Source: an optimization exercise on an open RTL-to-GDS flow (aim: a short achievable clock period and few clock cycles per item). Production flows keep margins and buffers that such runs may drop. The RTL of this run was laid out without a check of its function.

Fig. 1: signal wires on met3
Bar = 100 um.
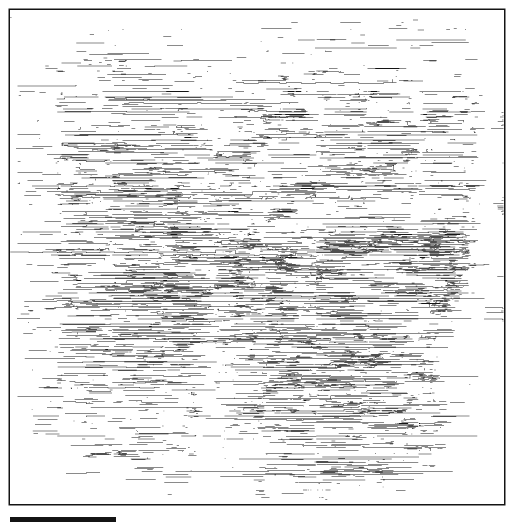
Fig. 2: a small window of the routed layout
Region (209, 302) to (259, 352) um. Cells in gray, sequential cells in the stronger gray; small squares are vias.
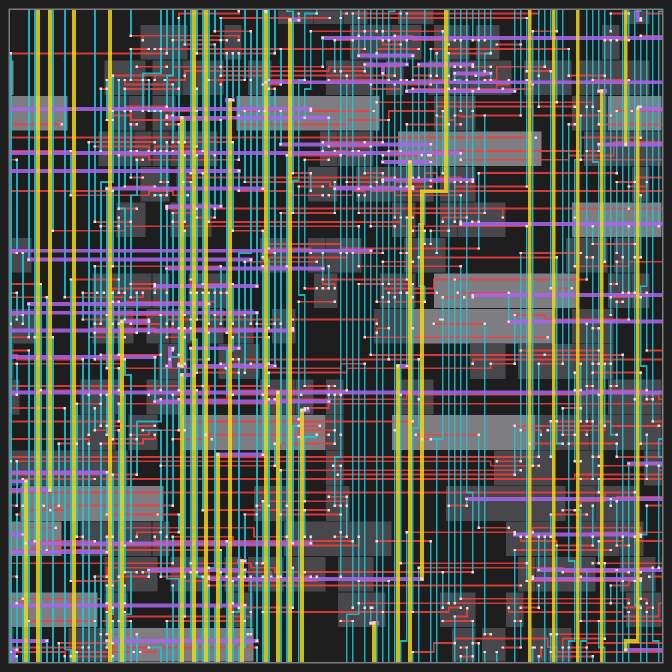
==> design/flow/design.v <==
module core_reg_arr (
    input           clk,
    input           wen,
    input[4:0]      rs1_addr,
    input[4:0]      rs2_addr,
    input[4:0]      rd_addr,
    input[31:0]     rd_din,
    output[31:0]    rs1_dout,
    output[31:0]    rs2_dout
);
reg[31:0]   reg_array[31:1];
always @(posedge clk) begin
    if (wen && rd_addr != 5'd0) begin
        reg_array[rd_addr]  <= rd_din;
    end
end
assign  rs1_dout    =   (rs1_addr == 5'd0) ? 32'd0 :
                        (wen && rd_addr == rs1_addr) ? rd_din : reg_array[rs1_addr];
assign  rs2_dout    =   (rs2_addr == 5'd0) ? 32'd0 :
                        (wen && rd_addr == rs2_addr) ? rd_din : reg_array[rs2_addr];
endmodule
module core_mem_mux (
    input                   if_ram_en,
    input[31:0]             if_ram_pc,
    input                   mem_ram_en,
    input                   mem_ram_wen,
    input[31:0]             mem_ram_addr,
    input[1:0]              mem_ram_size,
    input[31:0]             mem_ram_din,
    output reg              ram_en,
    output reg              ram_wen,
    output reg[31:0]        ram_addr,
    output reg[1:0]         ram_size,
    output reg[31:0]        ram_din
);
always @(*) begin
    ram_din = mem_ram_din;
    if (if_ram_en) begin
        ram_en = 1'b1;
        ram_wen = 1'b0;
        ram_addr = if_ram_pc;
        ram_size = 2'b10;
    end else if(mem_ram_en) begin
        ram_en = 1'b1;
        ram_wen = mem_ram_wen;
        ram_addr = mem_ram_addr;
        ram_size = mem_ram_size;
    end else begin
        ram_en = 1'b0;
        ram_wen = 1'b0;
        ram_addr = if_ram_pc;
        ram_size = 2'b10;
    end
end
endmodule
module core_pipe_if (
    input               clk,
    input               rst_n,
    output reg          if_validout,
    input               ie_result_jmp,
    input[31:0]         ie_result_pc,
    input               ie_result_mem_load,
    input               ie_result_mem_store,
    output reg          if_ram_en,
    output reg[31:0]    if_ram_pc
);
reg[31:0]       pc;
always @(posedge clk or negedge rst_n) begin
    if (!rst_n) begin
        if_validout     <= 1'b0;
        if_ram_en       <= 1'b0;
        if_ram_pc       <= 32'd0;
        pc              <= 32'd0;
    end else begin
        if (ie_result_mem_load | ie_result_mem_store) begin
            if_ram_en   <= 1'b0;
            if_validout <= 1'b0;
        end else begin
            if_validout <= 1'b1;
            if (ie_result_jmp) begin
                if_ram_en   <= 1'b1;
                if_ram_pc   <= ie_result_pc;
                pc          <= ie_result_pc + 32'd4;
            end else begin
                if_ram_en   <= 1'b1;
                if_ram_pc   <= pc;
                pc          <= pc + 32'd4;
            end
        end
    end
end
endmodule
module core_pipe_id (
    input               clk,
    input               rst_n,
    input               if_validout,
    input               ie_result_jmp,
    output reg          id_validout,
    input[31:0]         ram_dout,
    input[31:0]         if_ram_pc,
    output reg[31:0]    id_pc,
    output reg[4:0]     id_rd,
    output reg[2:0]     id_func3,
    output reg[4:0]     id_rs1,
    output reg[4:0]     id_rs2,
    output reg[6:0]     id_func7,
    output              LB,
    output              LH,
    output              LW,
    output              LBU,
    output              LHU,
    output              SB,
    output              SH,
    output              SW,
    output              BEQ,
    output              BNE,
    output              BLT,
    output              BGE,
    output              BLTU,
    output              BGEU,
    output              JAL,
    output              JALR,
    output              SLL,
    output              SLLI,
    output              SRL,
    output              SRLI,
    output              ADD,
    output              ADDI,
    output              SUB,
    output              LUI,
    output              AUIPC,
    output              AND,
    output              ANDI,
    output              OR,
    output              ORI,
    output              XOR,
    output              XORI,
    output              SLT,
    output              SLTU,
    output              SLTI,
    output              SLTIU
);
reg[6:0]            opcode;
reg                 decode_en;
wire    OP_0000011      = decode_en & ~opcode[6] & ~opcode[5]  & ~opcode[4] & ~opcode[3] & ~opcode[2] & opcode[1]  & opcode[0];
wire    OP_0100011      = decode_en & ~opcode[6] &  opcode[5]  & ~opcode[4] & ~opcode[3] & ~opcode[2] & opcode[1]  & opcode[0];
wire    OP_0110011      = decode_en & ~opcode[6] &  opcode[5]  &  opcode[4] & ~opcode[3] & ~opcode[2] & opcode[1]  & opcode[0];
wire    OP_0010011      = decode_en & ~opcode[6] & ~opcode[5]  &  opcode[4] & ~opcode[3] & ~opcode[2] & opcode[1]  & opcode[0];
wire    OP_0010111      = decode_en & ~opcode[6] & ~opcode[5]  &  opcode[4] & ~opcode[3] &  opcode[2] & opcode[1]  & opcode[0];
wire    OP_0110111      = decode_en & ~opcode[6] &  opcode[5]  &  opcode[4] & ~opcode[3] &  opcode[2] & opcode[1]  & opcode[0];
wire    OP_1100011      = decode_en &  opcode[6] &  opcode[5]  & ~opcode[4] & ~opcode[3] & ~opcode[2] & opcode[1]  & opcode[0];
wire    OP_1100111      = decode_en &  opcode[6] &  opcode[5]  & ~opcode[4] & ~opcode[3] &  opcode[2] & opcode[1]  & opcode[0];
wire    OP_1101111      = decode_en &  opcode[6] &  opcode[5]  & ~opcode[4] &  opcode[3] &  opcode[2] & opcode[1]  & opcode[0];
wire    FUNC3_000       = decode_en & ~id_func3[2]  & ~id_func3[1]   & ~id_func3[0];
wire    FUNC3_001       = decode_en & ~id_func3[2]  & ~id_func3[1]   &  id_func3[0];
wire    FUNC3_010       = decode_en & ~id_func3[2]  &  id_func3[1]   & ~id_func3[0];
wire    FUNC3_011       = decode_en & ~id_func3[2]  &  id_func3[1]   &  id_func3[0];
wire    FUNC3_100       = decode_en &  id_func3[2]  & ~id_func3[1]   & ~id_func3[0];
wire    FUNC3_101       = decode_en &  id_func3[2]  & ~id_func3[1]   &  id_func3[0];
wire    FUNC3_110       = decode_en &  id_func3[2]  &  id_func3[1]   & ~id_func3[0];
wire    FUNC3_111       = decode_en &  id_func3[2]  &  id_func3[1]   &  id_func3[0];
wire    FUNC7_0000000   = decode_en & ~id_func7[6]  & ~id_func7[5]   & ~id_func7[4]  & ~id_func7[3]  & ~id_func7[2]  & ~id_func7[1]  & ~id_func7[0];
wire    FUNC7_0100000   = decode_en & ~id_func7[6]  &  id_func7[5]   & ~id_func7[4]  & ~id_func7[3]  & ~id_func7[2]  & ~id_func7[1]  & ~id_func7[0];
assign    LB      =   OP_0000011 & FUNC3_000;
assign    LH      =   OP_0000011 & FUNC3_001;
assign    LW      =   OP_0000011 & FUNC3_010;
assign    LBU     =   OP_0000011 & FUNC3_100;
assign    LHU     =   OP_0000011 & FUNC3_101;
assign    SB      =   OP_0100011 & FUNC3_000;
assign    SH      =   OP_0100011 & FUNC3_001;
assign    SW      =   OP_0100011 & FUNC3_010;
assign    BEQ     =   OP_1100011 & FUNC3_000;
assign    BNE     =   OP_1100011 & FUNC3_001;
assign    BLT     =   OP_1100011 & FUNC3_100;
assign    BGE     =   OP_1100011 & FUNC3_101;
assign    BLTU    =   OP_1100011 & FUNC3_110;
assign    BGEU    =   OP_1100011 & FUNC3_111;
assign    JAL     =   OP_1101111;
assign    JALR    =   OP_1100111;
assign    SLL     =   OP_0110011 & FUNC3_001 & FUNC7_0000000;
assign    SLLI    =   OP_0010011 & FUNC3_001 & FUNC7_0000000;
assign    SRL     =   OP_0110011 & FUNC3_101 & FUNC7_0000000;
assign    SRLI    =   OP_0010011 & FUNC3_101 & FUNC7_0000000;
assign    ADD     =   OP_0110011 & FUNC3_000 & FUNC7_0000000;
assign    ADDI    =   OP_0010011 & FUNC3_000;
assign    SUB     =   OP_0110011 & FUNC3_000 & FUNC7_0100000;
assign    LUI     =   OP_0110111;
assign    AUIPC   =   OP_0010111;
assign    AND     =   OP_0110011 & FUNC3_111 & FUNC7_0000000;
assign    ANDI    =   OP_0010011 & FUNC3_111;
assign    OR      =   OP_0110011 & FUNC3_110 & FUNC7_0000000;
assign    ORI     =   OP_0010011 & FUNC3_110;
assign    XOR     =   OP_0110011 & FUNC3_100 & FUNC7_0000000;
assign    XORI    =   OP_0010011 & FUNC3_100;
assign    SLT     =   OP_0110011 & FUNC3_010 & FUNC7_0000000;
assign    SLTU    =   OP_0110011 & FUNC3_011 & FUNC7_0000000;
assign    SLTI    =   OP_0010011 & FUNC3_010;
assign    SLTIU   =   OP_0010011 & FUNC3_011;
always @(posedge clk or negedge rst_n) begin
    if (!rst_n) begin
        id_validout     <= 1'b0;
        decode_en       <= 1'b0;
    end else begin
        if (if_validout & ~ie_result_jmp) begin
            id_pc           <= if_ram_pc;
            opcode          <= ram_dout[6:0];
            id_rd           <= ram_dout[11:7];
            id_func3        <= ram_dout[14:12];
            id_rs1          <= ram_dout[19:15];
            id_rs2          <= ram_dout[24:20];
            id_func7        <= ram_dout[31:25];
            decode_en       <= 1'b1;
            id_validout     <= 1'b1;
        end else begin
            decode_en       <= 1'b0;
            id_validout     <= 1'b0;
        end
    end
end
endmodule
module core_pipe_ie (
    input               clk,
    input               rst_n,
    output reg          ie_validout,
    input               id_validout,
    input[31:0]         id_pc,
    input[4:0]          id_rd,
    input[2:0]          id_func3,
    input[4:0]          id_rs1,
    input[4:0]          id_rs2,
    input[6:0]          id_func7,
    input               id_op_LB,
    input               id_op_LH,
    input               id_op_LW,
    input               id_op_LBU,
    input               id_op_LHU,
    input               id_op_SB,
    input               id_op_SH,
    input               id_op_SW,
    input               id_op_BEQ,
    input               id_op_BNE,
    input               id_op_BLT,
    input               id_op_BGE,
    input               id_op_BLTU,
    input               id_op_BGEU,
    input               id_op_JAL,
    input               id_op_JALR,
    input               id_op_AND,
    input               id_op_ANDI,
    input               id_op_OR,
    input               id_op_ORI,
    input               id_op_XOR,
    input               id_op_XORI,
    input               id_op_ADD,
    input               id_op_ADDI,
    input               id_op_SUB,
    input               id_op_SLL,
    input               id_op_SLLI,
    input               id_op_SRL,
    input               id_op_SRLI,
    input               id_op_LUI,
    input               id_op_AUIPC,
    input               id_op_SLT,
    input               id_op_SLTU,
    input               id_op_SLTI,
    input               id_op_SLTIU,
    output              result_mem_load,
    output              result_mem_store,
    output              result_mem_unsigned,
    output[1:0]         result_mem_size,
    output[31:0]        result_mem_addr,
    output[31:0]        result_mem_din,
    output[31:0]        result_pc,
    output              result_jmp,
    output              result_link,
    output[31:0]        result_link_addr,
    output[31:0]        result_value,
    output              result_computed,
    output reg[4:0]     ie_rd,
    output reg[4:0]     ie_rs1,
    output reg[4:0]     ie_rs2,
    input[31:0]         reg_rs1_dout_old,
    input[31:0]         reg_rs2_dout_old,
    input[4:0]          mem_rd,
    input               mem_write_rd,
    input               mem_result_mem_load,
    input[31:0]         mem_load_data,
    input[31:0]         mem_result_value
);
reg[31:0]    ie_pc;
reg[2:0]     ie_func3;
reg[6:0]     ie_func7;
reg          execute_en;
reg op_LB;
reg op_LH;
reg op_LW;
reg op_LBU;
reg op_LHU;
reg op_SB;
reg op_SH;
reg op_SW;
reg op_BEQ;
reg op_BNE;
reg op_BLT;
reg op_BGE;
reg op_BLTU;
reg op_BGEU;
reg op_JAL;
reg op_JALR;
reg op_AND;
reg op_ANDI;
reg op_OR;
reg op_ORI;
reg op_XOR;
reg op_XORI;
reg op_ADD;
reg op_ADDI;
reg op_SUB;
reg op_SLL;
reg op_SLLI;
reg op_SRL;
reg op_SRLI;
reg op_LUI;
reg op_AUIPC;
reg op_SLT;
reg op_SLTU;
reg op_SLTI;
reg op_SLTIU;
wire[31:0]    reg_rs1_dout;
wire[31:0]    reg_rs2_dout;
assign reg_rs1_dout = mem_write_rd && mem_result_mem_load && ie_rs1 == mem_rd ? mem_load_data :
                      mem_write_rd && ie_rs1 == mem_rd ? mem_result_value : reg_rs1_dout_old;
assign reg_rs2_dout = mem_write_rd && mem_result_mem_load && ie_rs2 == mem_rd ? mem_load_data :
                      mem_write_rd && ie_rs2 == mem_rd ? mem_result_value : reg_rs2_dout_old;
wire[31:0]    imm_i = {{20{ie_func7[6]}}, ie_func7, ie_rs2};
wire[31:0]    imm_s = {{20{ie_func7[6]}}, ie_func7, ie_rd};
wire[31:0]    imm_b = {{20{ie_func7[6]}}, ie_rd[0], ie_func7[5:0], ie_rd[4:1], 1'b0};
wire[31:0]    imm_j = {{12{ie_func7[6]}}, ie_rs1, ie_func3, ie_rs2[0], ie_func7[5:0], ie_rs2[4:1], 1'b0};
wire[31:0]    imm_u = {ie_func7, ie_rs2, ie_rs1, ie_func3, 12'd0};
assign result_mem_size = op_LB | op_LBU | op_SB ? 2'b00 :
                         op_LH | op_LHU | op_SH ? 2'b01 :
                         op_LW | op_SW          ? 2'b10 : 2'b10;
assign result_mem_load  = (op_LB | op_LH | op_LW | op_LBU | op_LHU) & execute_en;
assign result_mem_store = (op_SB | op_SH | op_SW) & execute_en;
assign result_mem_unsigned = op_LBU | op_LHU;
assign result_mem_addr  = (op_SB | op_SH | op_SW) ? reg_rs1_dout + imm_s :
                                                    reg_rs1_dout + imm_i;
assign result_mem_din   = reg_rs2_dout;
wire   rs1_eq_rs2               =   reg_rs1_dout == reg_rs2_dout;
wire   rs1_lt_rs2_signed        =   $signed(reg_rs1_dout) < $signed(reg_rs2_dout);
wire   rs1_ge_rs2_signed        =   $signed(reg_rs1_dout) >= $signed(reg_rs2_dout);
wire   rs1_lt_rs2_unsigned      =   reg_rs1_dout < reg_rs2_dout;
wire   rs1_ge_rs2_unsigned      =   reg_rs1_dout >= reg_rs2_dout;
assign result_jmp       =  ((op_BEQ & rs1_eq_rs2)             |
                            (op_BNE & ~rs1_eq_rs2)            |
                            (op_BLT & rs1_lt_rs2_signed)      |
                            (op_BGE & rs1_ge_rs2_signed)      |
                            (op_BLTU & rs1_lt_rs2_unsigned)   |
                            (op_BGEU & rs1_ge_rs2_unsigned)   |
                            (op_JAL | op_JALR)) & execute_en;
assign result_pc        =   op_JAL  ? ie_pc + imm_j :
                            op_JALR ? (reg_rs1_dout + imm_i) & 32'hFFFFFFFE :
                            ie_pc + imm_b;
assign result_link      =   (op_JAL | op_JALR) & execute_en;
assign result_link_addr =   ie_pc + 32'd4;
assign result_value =   op_AND      ? reg_rs1_dout & reg_rs2_dout       : 
                        op_ANDI     ? reg_rs1_dout & imm_i              :
                        op_OR       ? reg_rs1_dout | reg_rs2_dout       :
                        op_ORI      ? reg_rs1_dout | imm_i              :
                        op_XOR      ? reg_rs1_dout ^ reg_rs2_dout       :
                        op_XORI     ? reg_rs1_dout ^ imm_i              :
                        op_ADD      ? reg_rs1_dout + reg_rs2_dout       :
                        op_ADDI     ? reg_rs1_dout + imm_i              :
                        op_SUB      ? reg_rs1_dout - reg_rs2_dout       :
                        op_SLL      ? reg_rs1_dout << reg_rs2_dout[4:0] :
                        op_SLLI     ? reg_rs1_dout << ie_rs2            :
                        op_SRL      ? reg_rs1_dout >> reg_rs2_dout[4:0] :
                        op_SRLI     ? reg_rs1_dout >> ie_rs2            :
                        op_LUI      ? imm_u                                                                 :
                        op_AUIPC    ? imm_u + ie_pc                                                         :
                        op_SLT      ? rs1_lt_rs2_signed ? 32'd1 : 32'd0                                     :
                        op_SLTU     ? rs1_lt_rs2_unsigned ? 32'd1 : 32'd0                                   :
                        op_SLTI     ? $signed(reg_rs1_dout) < $signed(imm_i) ? 32'd1 : 32'd0                :
                        op_SLTIU    ? reg_rs1_dout < imm_i ? 32'd1 : 32'd0                                  : 32'd0;
assign result_computed =   (op_AND   |
                            op_ANDI  |
                            op_OR    |
                            op_ORI   |
                            op_XOR   |
                            op_XORI  |
                            op_ADD   |
                            op_ADDI  |
                            op_SUB   |
                            op_SLL   |
                            op_SLLI  |
                            op_SRL   |
                            op_SRLI  |
                            op_LUI   |
                            op_AUIPC |
                            op_SLT   |
                            op_SLTU  |
                            op_SLTI  |
                            op_SLTIU ) & execute_en;
always @(posedge clk or negedge rst_n) begin
    if (!rst_n) begin
        ie_validout     <= 1'b0;
        execute_en      <= 1'b0;
    end else begin
        begin
            if (id_validout) begin
                if (!result_jmp) begin
                    ie_validout <= 1'b1;
                    ie_pc       <= id_pc;
                    ie_rd       <= id_rd;
                    ie_func3    <= id_func3;
                    ie_rs1      <= id_rs1;
                    ie_rs2      <= id_rs2;
                    ie_func7    <= id_func7;
                    op_LB       <= id_op_LB;
                    op_LH       <= id_op_LH;
                    op_LW       <= id_op_LW;
                    op_LBU      <= id_op_LBU;
                    op_LHU      <= id_op_LHU;
                    op_SB       <= id_op_SB;
                    op_SH       <= id_op_SH;
                    op_SW       <= id_op_SW;
                    op_BEQ      <= id_op_BEQ;
                    op_BNE      <= id_op_BNE;
                    op_BLT      <= id_op_BLT;
                    op_BGE      <= id_op_BGE;
                    op_BLTU     <= id_op_BLTU;
                    op_BGEU     <= id_op_BGEU;
                    op_JAL      <= id_op_JAL;
                    op_JALR     <= id_op_JALR;
                    op_AND      <= id_op_AND;
                    op_ANDI     <= id_op_ANDI;
                    op_OR       <= id_op_OR;
                    op_ORI      <= id_op_ORI;
                    op_XOR      <= id_op_XOR;
                    op_XORI     <= id_op_XORI;
                    op_ADD      <= id_op_ADD;
                    op_ADDI     <= id_op_ADDI;
                    op_SUB      <= id_op_SUB;
                    op_SLL      <= id_op_SLL;
                    op_SLLI     <= id_op_SLLI;
                    op_SRL      <= id_op_SRL;
                    op_SRLI     <= id_op_SRLI;
                    op_LUI      <= id_op_LUI;
                    op_AUIPC    <= id_op_AUIPC;
                    op_SLT      <= id_op_SLT;
                    op_SLTU     <= id_op_SLTU;
                    op_SLTI     <= id_op_SLTI;
                    op_SLTIU    <= id_op_SLTIU;
                    execute_en  <= 1'b1;
                end else begin
                    execute_en  <= 1'b0;
                    ie_validout <= 1'b0;
                end
            end else begin
                execute_en  <= 1'b0;
                ie_validout <= 1'b0;
            end
        end
    end
end
endmodule
module core_pipe_mem (
    input               clk,
    input               rst_n,
    output reg          mem_validout,
    input               ie_validout,
    input[4:0]          ie_rd,
    input[1:0]          ie_result_mem_size,
    input               ie_result_mem_load,
    input               ie_result_mem_store,
    input               ie_result_mem_unsigned,
    input[31:0]         ie_result_mem_addr,
    input[31:0]         ie_result_mem_din,
    input               ie_result_link,
    input[31:0]         ie_result_link_addr,
    input[31:0]         ie_result_value,
    input               ie_result_computed,
    output reg[4:0]     mem_rd,
    output reg          mem_result_mem_load,
    output reg          mem_write_rd,
    output[31:0]        mem_load_data,
    output reg[31:0]    mem_result_value,
    input[31:0]         ram_dout,
    output reg          mem_ram_en,
    output reg          mem_ram_wen,
    output reg[31:0]    mem_ram_addr,
    output reg[1:0]     mem_ram_size,
    output reg[31:0]    mem_ram_din
);
reg         mem_unsigned;
wire[7:0]   load_byte = mem_ram_addr[1:0] == 2'd0 ? ram_dout[7:0]   :
                        mem_ram_addr[1:0] == 2'd1 ? ram_dout[15:8]  :
                        mem_ram_addr[1:0] == 2'd2 ? ram_dout[23:16] : ram_dout[31:24];
wire[15:0]  load_half = mem_ram_addr[1] ? ram_dout[31:16] : ram_dout[15:0];
assign mem_load_data = mem_ram_size == 2'b00 ? {{24{~mem_unsigned & load_byte[7]}}, load_byte} :
                       mem_ram_size == 2'b01 ? {{16{~mem_unsigned & load_half[15]}}, load_half} :
                                               ram_dout;
always @(posedge clk or negedge rst_n) begin
    if (!rst_n) begin
        mem_validout    <= 1'b0;
        mem_write_rd    <= 1'b0;
        mem_ram_en      <= 1'b0;
        mem_ram_addr    <= 32'd0;
        mem_ram_size    <= 2'd0;
        mem_ram_wen     <= 1'b0;
        mem_result_mem_load <= 1'b0;
    end else begin
        if (ie_validout) begin
            mem_validout    <= 1'b1;
            mem_result_mem_load             <= ie_result_mem_load;
            mem_rd                          <= ie_rd;
            mem_write_rd                    <= (ie_result_mem_load | ie_result_link | ie_result_computed) & (ie_rd != 5'd0);
            mem_result_value                <= ie_result_link ? ie_result_link_addr : ie_result_value;
            if (ie_result_mem_load) begin
                mem_ram_en      <= 1'b1;
                mem_ram_wen     <= 1'b0;
                mem_ram_addr    <= ie_result_mem_addr;
                mem_ram_size    <= ie_result_mem_size;
                mem_unsigned    <= ie_result_mem_unsigned;
            end else if(ie_result_mem_store) begin
                mem_ram_en      <= 1'b1;
                mem_ram_wen     <= 1'b1;
                mem_ram_addr    <= ie_result_mem_addr;
                mem_ram_size    <= ie_result_mem_size;
                mem_ram_din     <= ie_result_mem_din;
            end else begin
                mem_ram_en      <= 1'b0;
                mem_ram_wen     <= 1'b0;
            end
        end else begin
            mem_validout    <= 1'b0;
            mem_write_rd    <= 1'b0;
            mem_ram_en      <= 1'b0;
            mem_ram_wen     <= 1'b0;
            mem_result_mem_load <= 1'b0;
        end
    end
end
endmodule
module core_pipe_wb (
    input               clk,
    input               rst_n,
    output reg          wb_validout,
    input               mem_validout,
    input[4:0]          mem_rd,
    input               mem_write_rd,
    input               mem_result_mem_load,
    input[31:0]         mem_load_data,
    input[31:0]         mem_result_value,
    output reg          wb_reg_wen,
    output reg[4:0]     wb_rd_addr,
    output reg[31:0]    wb_rd_din
);
always @(posedge clk or negedge rst_n) begin
    if (!rst_n) begin
        wb_validout     <= 1'b0;
        wb_reg_wen      <= 1'b0;
        wb_rd_addr      <= 5'd0;
    end else begin
        wb_validout     <= mem_validout;
        wb_reg_wen      <= mem_validout & mem_write_rd;
        wb_rd_addr      <= mem_rd;
        wb_rd_din       <= mem_result_mem_load ? mem_load_data : mem_result_value;
    end
end
endmodule
module core_pipe_top (
    input               clk,
    input               rst_n,
    output              ram_en,
    output              ram_wen,
    output[31:0]        ram_addr,
    output[1:0]         ram_size,
    output[31:0]        ram_din,
    input[31:0]         ram_dout
);
wire[31:0]  reg_rs1_dout;
wire[31:0]  reg_rs2_dout;
core_reg_arr reg_arr_inst (
    .clk(clk),
    .wen(wb_reg_wen),
    .rs1_addr(ie_rs1),
    .rs2_addr(ie_rs2),
    .rd_addr(wb_rd_addr),
    .rd_din(wb_rd_din),
    .rs1_dout(reg_rs1_dout),
    .rs2_dout(reg_rs2_dout)
);
core_mem_mux mem_mux_inst (
    .if_ram_en(if_ram_en),
    .if_ram_pc(if_ram_pc),
    .mem_ram_en(mem_ram_en),
    .mem_ram_wen(mem_ram_wen),
    .mem_ram_addr(mem_ram_addr),
    .mem_ram_size(mem_ram_size),
    .mem_ram_din(mem_ram_din),
    .ram_en(ram_en),
    .ram_wen(ram_wen),
    .ram_addr(ram_addr),
    .ram_size(ram_size),
    .ram_din(ram_din)
);
wire            if_validout;
wire            if_ram_en;
wire[31:0]      if_ram_pc;
core_pipe_if pipe_if_inst(
    .clk(clk),
    .rst_n(rst_n),
    .if_validout(if_validout),
    .ie_result_jmp(ie_result_jmp),
    .ie_result_pc(ie_result_pc),
    .ie_result_mem_load(ie_result_mem_load),
    .ie_result_mem_store(ie_result_mem_store),
    .if_ram_en(if_ram_en),
    .if_ram_pc(if_ram_pc)
);
wire[31:0]    id_pc;
wire[4:0]     id_rd;
wire[2:0]     id_func3;
wire[4:0]     id_rs1;
wire[4:0]     id_rs2;
wire[6:0]     id_func7;
wire          id_LB;
wire          id_LH;
wire          id_LW;
wire          id_LBU;
wire          id_LHU;
wire          id_SB;
wire          id_SH;
wire          id_SW;
wire          id_BEQ;
wire          id_BNE;
wire          id_BLT;
wire          id_BGE;
wire          id_BLTU;
wire          id_BGEU;
wire          id_JAL;
wire          id_JALR;
wire          id_SLL;
wire          id_SLLI;
wire          id_SRL;
wire          id_SRLI;
wire          id_ADD;
wire          id_ADDI;
wire          id_SUB;
wire          id_LUI;
wire          id_AUIPC;
wire          id_AND;
wire          id_ANDI;
wire          id_OR;
wire          id_ORI;
wire          id_XOR;
wire          id_XORI;
wire          id_SLT;
wire          id_SLTU;
wire          id_SLTI;
wire          id_SLTIU;
wire     id_validout;
core_pipe_id pipe_id_inst(
    .clk(clk),
    .rst_n(rst_n),
    .id_validout(id_validout),
    .if_validout(if_validout),
    .ie_result_jmp(ie_result_jmp),
    .ram_dout(ram_dout),
    .if_ram_pc(if_ram_pc),
    .id_pc(id_pc),
    .id_rd(id_rd),
    .id_func3(id_func3),
    .id_rs1(id_rs1),
    .id_rs2(id_rs2),
    .id_func7(id_func7),
    .LB(id_LB),
    .LH(id_LH),
    .LW(id_LW),
    .LBU(id_LBU),
    .LHU(id_LHU),
    .SB(id_SB),
    .SH(id_SH),
    .SW(id_SW),
    .BEQ(id_BEQ),
    .BNE(id_BNE),
    .BLT(id_BLT),
    .BGE(id_BGE),
    .BLTU(id_BLTU),
    .BGEU(id_BGEU),
    .JAL(id_JAL),
    .JALR(id_JALR ),
    .SLL(id_SLL),
    .SLLI(id_SLLI),
    .SRL(id_SRL),
    .SRLI(id_SRLI),
    .ADD(id_ADD),
    .ADDI(id_ADDI),
    .SUB(id_SUB),
    .LUI(id_LUI),
    .AUIPC(id_AUIPC),
    .AND(id_AND),
    .ANDI(id_ANDI),
    .OR(id_OR),
    .ORI(id_ORI),
    .XOR(id_XOR),
    .XORI(id_XORI),
    .SLT(id_SLT),
    .SLTU(id_SLTU),
    .SLTI(id_SLTI),
    .SLTIU(id_SLTIU)
);
wire     ie_validout;
wire[4:0]    ie_rd;
wire[4:0]    ie_rs1;
wire[4:0]    ie_rs2;
wire              ie_result_mem_load;
wire              ie_result_mem_store;
wire              ie_result_mem_unsigned;
wire[1:0]         ie_result_mem_size;
wire[31:0]        ie_result_mem_addr;
wire[31:0]        ie_result_mem_din;
wire[31:0]        ie_result_pc;
wire              ie_result_jmp;
wire              ie_result_link;
wire[31:0]        ie_result_link_addr;
wire[31:0]        ie_result_value;
wire              ie_result_computed;
core_pipe_ie pipe_ie_inst(
    .clk(clk),
    .rst_n(rst_n),
    .ie_validout(ie_validout),
    .id_validout(id_validout),
    .id_pc(id_pc),
    .id_rd(id_rd),
    .id_func3(id_func3),
    .id_rs1(id_rs1),
    .id_rs2(id_rs2),
    .id_func7(id_func7),
    .id_op_LB(id_LB),
    .id_op_LH(id_LH),
    .id_op_LW(id_LW),
    .id_op_LBU(id_LBU),
    .id_op_LHU(id_LHU),
    .id_op_SB(id_SB),
    .id_op_SH(id_SH),
    .id_op_SW(id_SW),
    .id_op_BEQ(id_BEQ),
    .id_op_BNE(id_BNE),
    .id_op_BLT(id_BLT),
    .id_op_BGE(id_BGE),
    .id_op_BLTU(id_BLTU),
    .id_op_BGEU(id_BGEU),
    .id_op_JAL(id_JAL),
    .id_op_JALR(id_JALR),
    .id_op_SLL(id_SLL),
    .id_op_SLLI(id_SLLI),
    .id_op_SRL(id_SRL),
    .id_op_SRLI(id_SRLI),
    .id_op_ADD(id_ADD),
    .id_op_ADDI(id_ADDI),
    .id_op_SUB(id_SUB),
    .id_op_LUI(id_LUI),
    .id_op_AUIPC(id_AUIPC),
    .id_op_AND(id_AND),
    .id_op_ANDI(id_ANDI),
    .id_op_OR(id_OR),
    .id_op_ORI(id_ORI),
    .id_op_XOR(id_XOR),
    .id_op_XORI(id_XORI),
    .id_op_SLT(id_SLT),
    .id_op_SLTU(id_SLTU),
    .id_op_SLTI(id_SLTI),
    .id_op_SLTIU(id_SLTIU),
    .result_mem_load(ie_result_mem_load),
    .result_mem_store(ie_result_mem_store),
    .result_mem_unsigned(ie_result_mem_unsigned),
    .result_mem_size(ie_result_mem_size),
    .result_mem_addr(ie_result_mem_addr),
    .result_mem_din(ie_result_mem_din),
    .result_pc(ie_result_pc),
    .result_jmp(ie_result_jmp),
    .result_link(ie_result_link),
    .result_link_addr(ie_result_link_addr),
    .result_value(ie_result_value),
    .result_computed(ie_result_computed),
    .ie_rd(ie_rd),
    .ie_rs1(ie_rs1),
    .ie_rs2(ie_rs2),
    .reg_rs1_dout_old(reg_rs1_dout),
    .reg_rs2_dout_old(reg_rs2_dout),
    .mem_rd(mem_rd),
    .mem_write_rd(mem_write_rd),
    .mem_result_mem_load(mem_result_mem_load),
    .mem_load_data(mem_load_data),
    .mem_result_value(mem_result_value)
);
wire        mem_validout;
wire[4:0]     mem_rd;
wire          mem_result_mem_load;
wire          mem_write_rd;
wire[31:0]    mem_load_data;
wire[31:0]    mem_result_value;
wire          mem_ram_en;
wire          mem_ram_wen;
wire[31:0]    mem_ram_addr;
wire[1:0]     mem_ram_size;
wire[31:0]    mem_ram_din;
core_pipe_mem pipe_mem_inst(
    .clk(clk),
    .rst_n(rst_n),
    .mem_validout(mem_validout),
    .ie_validout(ie_validout),
    .ie_rd(ie_rd),
    .ie_result_mem_size(ie_result_mem_size),
    .ie_result_mem_load(ie_result_mem_load),
    .ie_result_mem_store(ie_result_mem_store),
    .ie_result_mem_unsigned(ie_result_mem_unsigned),
    .ie_result_mem_addr(ie_result_mem_addr),
    .ie_result_mem_din(ie_result_mem_din),
    .ie_result_link(ie_result_link),
    .ie_result_link_addr(ie_result_link_addr),
    .ie_result_value(ie_result_value),
    .ie_result_computed(ie_result_computed),
    .mem_rd(mem_rd),
    .mem_result_mem_load(mem_result_mem_load),
    .mem_write_rd(mem_write_rd),
    .mem_load_data(mem_load_data),
    .mem_result_value(mem_result_value),
    .ram_dout(ram_dout),
    .mem_ram_en(mem_ram_en),
    .mem_ram_wen(mem_ram_wen),
    .mem_ram_addr(mem_ram_addr),
    .mem_ram_size(mem_ram_size),
    .mem_ram_din(mem_ram_din)
);
wire            wb_validout;
wire            wb_reg_wen;
wire[4:0]       wb_rd_addr;
wire[31:0]      wb_rd_din;
core_pipe_wb pipe_wb_inst(
    .clk(clk),
    .rst_n(rst_n),
    .wb_validout(wb_validout),
    .mem_validout(mem_validout),
    .mem_rd(mem_rd),
    .mem_write_rd(mem_write_rd),
    .mem_result_mem_load(mem_result_mem_load),
    .mem_load_data(mem_load_data),
    .mem_result_value(mem_result_value),
    .wb_reg_wen(wb_reg_wen),
    .wb_rd_addr(wb_rd_addr),
    .wb_rd_din(wb_rd_din)
);
endmodule
==> design/flow/run.sh <==
#!/bin/bash
# synth_recipe.tcl (not shown) runs the flow's synth.tcl, then flattens the netlist and writes it again
# the make line also repeats each setting of config.mk as NAME=value (left out here)
make -C /OpenROAD-flow-scripts/flow DESIGN_CONFIG=/design/flow/config.mk WORK_HOME=/design/flow/orfs CLKGATE_MAP_FILE= SYNTH_SCRIPT=/design/flow/synth_recipe.tcl finish
==> design/flow/config.mk <==
export PLATFORM = sky130hd
export DESIGN_NAME = core_pipe_top
export DESIGN_NICKNAME = core_pipe_top
export VERILOG_FILES = /design/flow/design.v
export SDC_FILE = /design/flow/constraint.sdc
export NUM_CORES = 4
export LEC_CHECK = 0
export CAP_MARGIN = 40
export CORE_MARGIN = 2
export CORE_UTILIZATION = 40
export SLEW_MARGIN = 20
export SYNTH_MEMORY_MAX_BITS = 4096
==> design/flow/constraint.sdc <==
create_clock -name core_clock -period 12.0 [get_ports {clk}]
set_input_delay 2.4000 -clock core_clock [delete_from_list [all_inputs] [get_ports {clk}]]
set_output_delay 2.4000 -clock core_clock [all_outputs]
set_load 0.01 [all_outputs]
==> metrics list <==
- Clock tree from TritonCTS: done
- Of all cell types, the one taking the most synthesized area is sky130_fd_sc_hd__edfxtp_1.
- 102 I/O pins were placed.
- For this configuration, the core starts out at a cell density of 0.401.
- The mapped netlist covers approximately 86000 um^2.
- Top cell family by delay on the critical path: compound AO/OA/AOI/OAI gates
* Share of final-layout standard cells stronger than drive strength 1: 0.182
* Outcome: timing/DRC/antenna clean
- Filler cell count in the final layout: between 15000 and 20000
* Count of nets after finishing: ~7800
- Buffers added to address setup during post-CTS repair amount to 0.
- Setup violations, final: 0
- Share of flip-flops with an asynchronous set or reset: 0.0816
- The slowest stage of the critical path belongs to the cell sky130_fd_sc_hd__a21oi_1.
- Bufs on Longest Clock Path: 3
- After detailed routing, the number of remaining DRC violations is 0.
- Number of global-route vias before repair: 69786
- The first detailed-routing pass took 8 iterations.
- Warning count from the yosys run: 7
* Count of endpoints failing hold in the final timing report: 0
- Top cells by instance count after synthesis: 1250 x sky130_fd_sc_hd__edfxtp_1, 616 x sky130_fd_sc_hd__nor2_1, 521 x sky130_fd_sc_hd__a21oi_1
* Clock Skew: 118 ps
* Final worst-path cycle share: 0.822
- Avg Synthesized Cell Area: approximately 12 um^2
- Drt first-iter violations: ~12000
- Across all hold checks on the routed design, the worst slack comes to between 400 and 500 ps.
- Number of H-tree levels: 4
* Synth unique cells: about 110
- Worst min-delay path class: flip-flop to flip-flop
- Sum of negative setup slack: 0 ps
- The die is between 400 and 500 um wide.
- RD Place Congestion: between 1 and 1.5
- After legalization and detailed placement, the total HPWL measured approximately 320 mm.
- The final number of max-transition violations is 0.
- Leftover overflow at the end of global routing: 0
- Kind of end point of the critical path: flip-flop
* Instance count of the mapped netlist: ~7300
- Maximum net fanout on the critical path: 15
- Endpoint required time on the critical path: between 10000 and 15000 ps
* CTS resizes: 0
- Clock-pin slew was measured on the worst setup and hold paths at roughly 70 ps.
* Number of antenna violations at the first check in global routing: 51
* Count of port buffers added during placement: around 100
- Die Y: ~470 um
* Largest net degree at the start of global routing: 72
- Across the run, the number of max-cap violations was 0.
* Setup repair after global routing missed its margin: false
- Among all cell types in the netlist, the one instantiated most often is sky130_fd_sc_hd__edfxtp_1.
- TritonCTS created 153 clock buffers.
* Slew Limit Headroom: 0.246
- After floorplanning, the core was sized to cover between 200000 and 250000 um^2.
- Counting flops with a built-in enable in the synthesized netlist gives 1250.
- Tmin final: around 9900 ps
* Worst setup SP type: input pin
- Counting stages on the worst path, the most repeated cell is sky130_fd_sc_hd__nand2_1.
- The first global-routing pass estimated 603 mm of wire.
- The synthesized design contains ~1400 register bits.
- Antenna-violating nets left: 0
* Most used flip-flop cell after synthesis: sky130_fd_sc_hd__edfxtp_1
- In this run, post-CTS hold repair placed 0 buffers.
- Number of nets produced by synthesis: 7640
* Crit Path Class: input pin to flip-flop
- Register area share after synthesis: 0.472
- Based on the critical path, the design can be clocked at up to slightly above 100 MHz.
## Picture notes: Fig. 1
- share of all routed wire: 11%
- wire length on this layer: 49.8 mm
- main direction: horizontal
- longest straight run: 192 um
GR met3 Demand/Resource: 0.122
routed wire length: 447 mm
total via count after detailed routing: 73699

## Picture notes: Fig. 2
- cyan: met2
- yellow: met4
- purple: met3
- red: met1
- netlist names of flops here include: `pipe_mem_inst.mem_result_value` (4), `pipe_id_inst.id_rs2` (2), `pipe_wb_inst.wb_rd_din` (2)
- cells with their middle in the window: 135
- sequential cells in the window: 10
- most frequent: nor2_1 (13), nand2_1 (12), o21ai_0 (11)

final cells by class:
type	instances	area (um^2)	share of cell area
Multi-Input combinational cell	5222	42700	0.438
Sequential cell	1372	40600	0.416
Timing Repair Buffer	524	4860	0.0499
Clock buffer	186	4040	0.0414
Tap cell	2838	3550	0.0364
Clock inverter	91	941	0.00965
Inverter	207	783	0.00803
Antenna cell	34	85.1	0.000873
registers in the layout, summed over array words and instances (netlist names), 7 cells and up, named ones only:
name and cells:
pipe_id_inst.id_pc 32, pipe_id_inst.id_func7 7, pipe_id_inst.opcode 7, pipe_if_inst.if_ram_pc 32
pipe_mem_inst.mem_ram_addr 32, pipe_mem_inst.mem_ram_din 32, pipe_wb_inst.wb_rd_din 32, pipe_mem_inst.mem_result_value 32
pipe_if_inst.pc 32, pipe_ie_inst.ie_pc 32, pipe_ie_inst.ie_func7 7, reg_arr_inst.reg_array 992
logic make-up (layout without fill, tap and decap cells):
| kind of cell | Yosys count | in the layout | share of synthesized area |
|---|---|---|---|
| adder cells (fa/ha/maj) | 262 | 262 | 0.0388 |
| AO/OA/AOI/OAI | 1967 | 1967 | 0.153 |
| multiplexers | 941 | 941 | 0.177 |
| other | 0 | 34 | 0 |
| flip-flops | 1372 | 1372 | 0.472 |
| buffers and inverters | 750 | 1008 | 0.0371 |
| XOR/XNOR | 208 | 208 | 0.0212 |
| AND/OR/NAND/NOR | 1844 | 1844 | 0.101 |
through the flow:
step                       util  std cells  instance area, um^2  worst slack [ps]
final                     0.456      10474                97500              2130
after global routing      0.455      10443                97400              1760
after CTS                 0.454      10416                97100              2420
after detailed placement  0.431      10139                92200              1590
after global placement    0.426      10058                91100              1410
after floorplan               -       7344                85900              2550
metal layers:
layer	vias to the layer above	global-route usage	part of all wire
met3	1543	0.122	0.11
met1	37172	0.485	0.36
li1	29151	-	-
met2	5803	0.601	0.44
met5	-	0.000659	0.00046
met4	30	0.316	0.096
worst paths after layout:
check,from,endpoint,slack [ps],depth (start not counted)
worst max register to register,flip-flop,pipe_if_inst.pc[24],2680,29
worst min-delay path,pipe_id_inst.id_pc[13],pipe_ie_inst.ie_pc[13],420,0
max in group asynchronous,rst_n,pipe_wb_inst.wb_rd_addr[2],9120,2
worst min register to register,pipe_id_inst.id_pc[13],pipe_ie_inst.ie_pc[13],420,0
worst max-delay path,ram_dout[7],pipe_if_inst.pc[24],2130,27
min in group asynchronous,rst_n,pipe_if_inst.if_ram_pc[20],1570,1
layout by cell type (no fill, tap or decap), types with 183 or more instances in the layout:
| cell type | n |
|---|---|
| sky130_fd_sc_hd__a21oi_1 | 518 |
| sky130_fd_sc_hd__ha_1 | 255 |
| sky130_fd_sc_hd__nor2_1 | 582 |
| sky130_fd_sc_hd__o21ai_0 | 345 |
| sky130_fd_sc_hd__edfxtp_1 | 1250 |
| sky130_fd_sc_hd__buf_4 | 332 |
| sky130_fd_sc_hd__mux4_2 | 448 |
| sky130_fd_sc_hd__inv_1 | 183 |
| sky130_fd_sc_hd__nand2_1 | 481 |
| sky130_fd_sc_hd__mux2i_1 | 382 |

==> separate check: timing with driven ports <==
How much do the figures lean on ideal ports? The routed layout below was timed once more, with nothing changed but the port constraints. Step 1, drivers: a clkbuf_16 drives clk and a buf_2 each remaining input, both assumed. Step 2 moves the port delays by t, midway between the first and last clock arrival at a register: inputs arrive t later, outputs are due t later. That takes back most of the time a late clock gives input paths. Three values: ideal, step 1, step 2; two values: the first two.
shift t [ns]: 0.921
slack for setup (ns): 2.130 / 2.195 / 1.273
worst setup path after step 2: input to register
latest minus earliest clock arrival (ns): 0.135 / 0.135
After both steps this run still meets setup and hold. For this run, drivers alone change the setup slack by +0.065 ns; drivers and shift together by -0.857 ns.
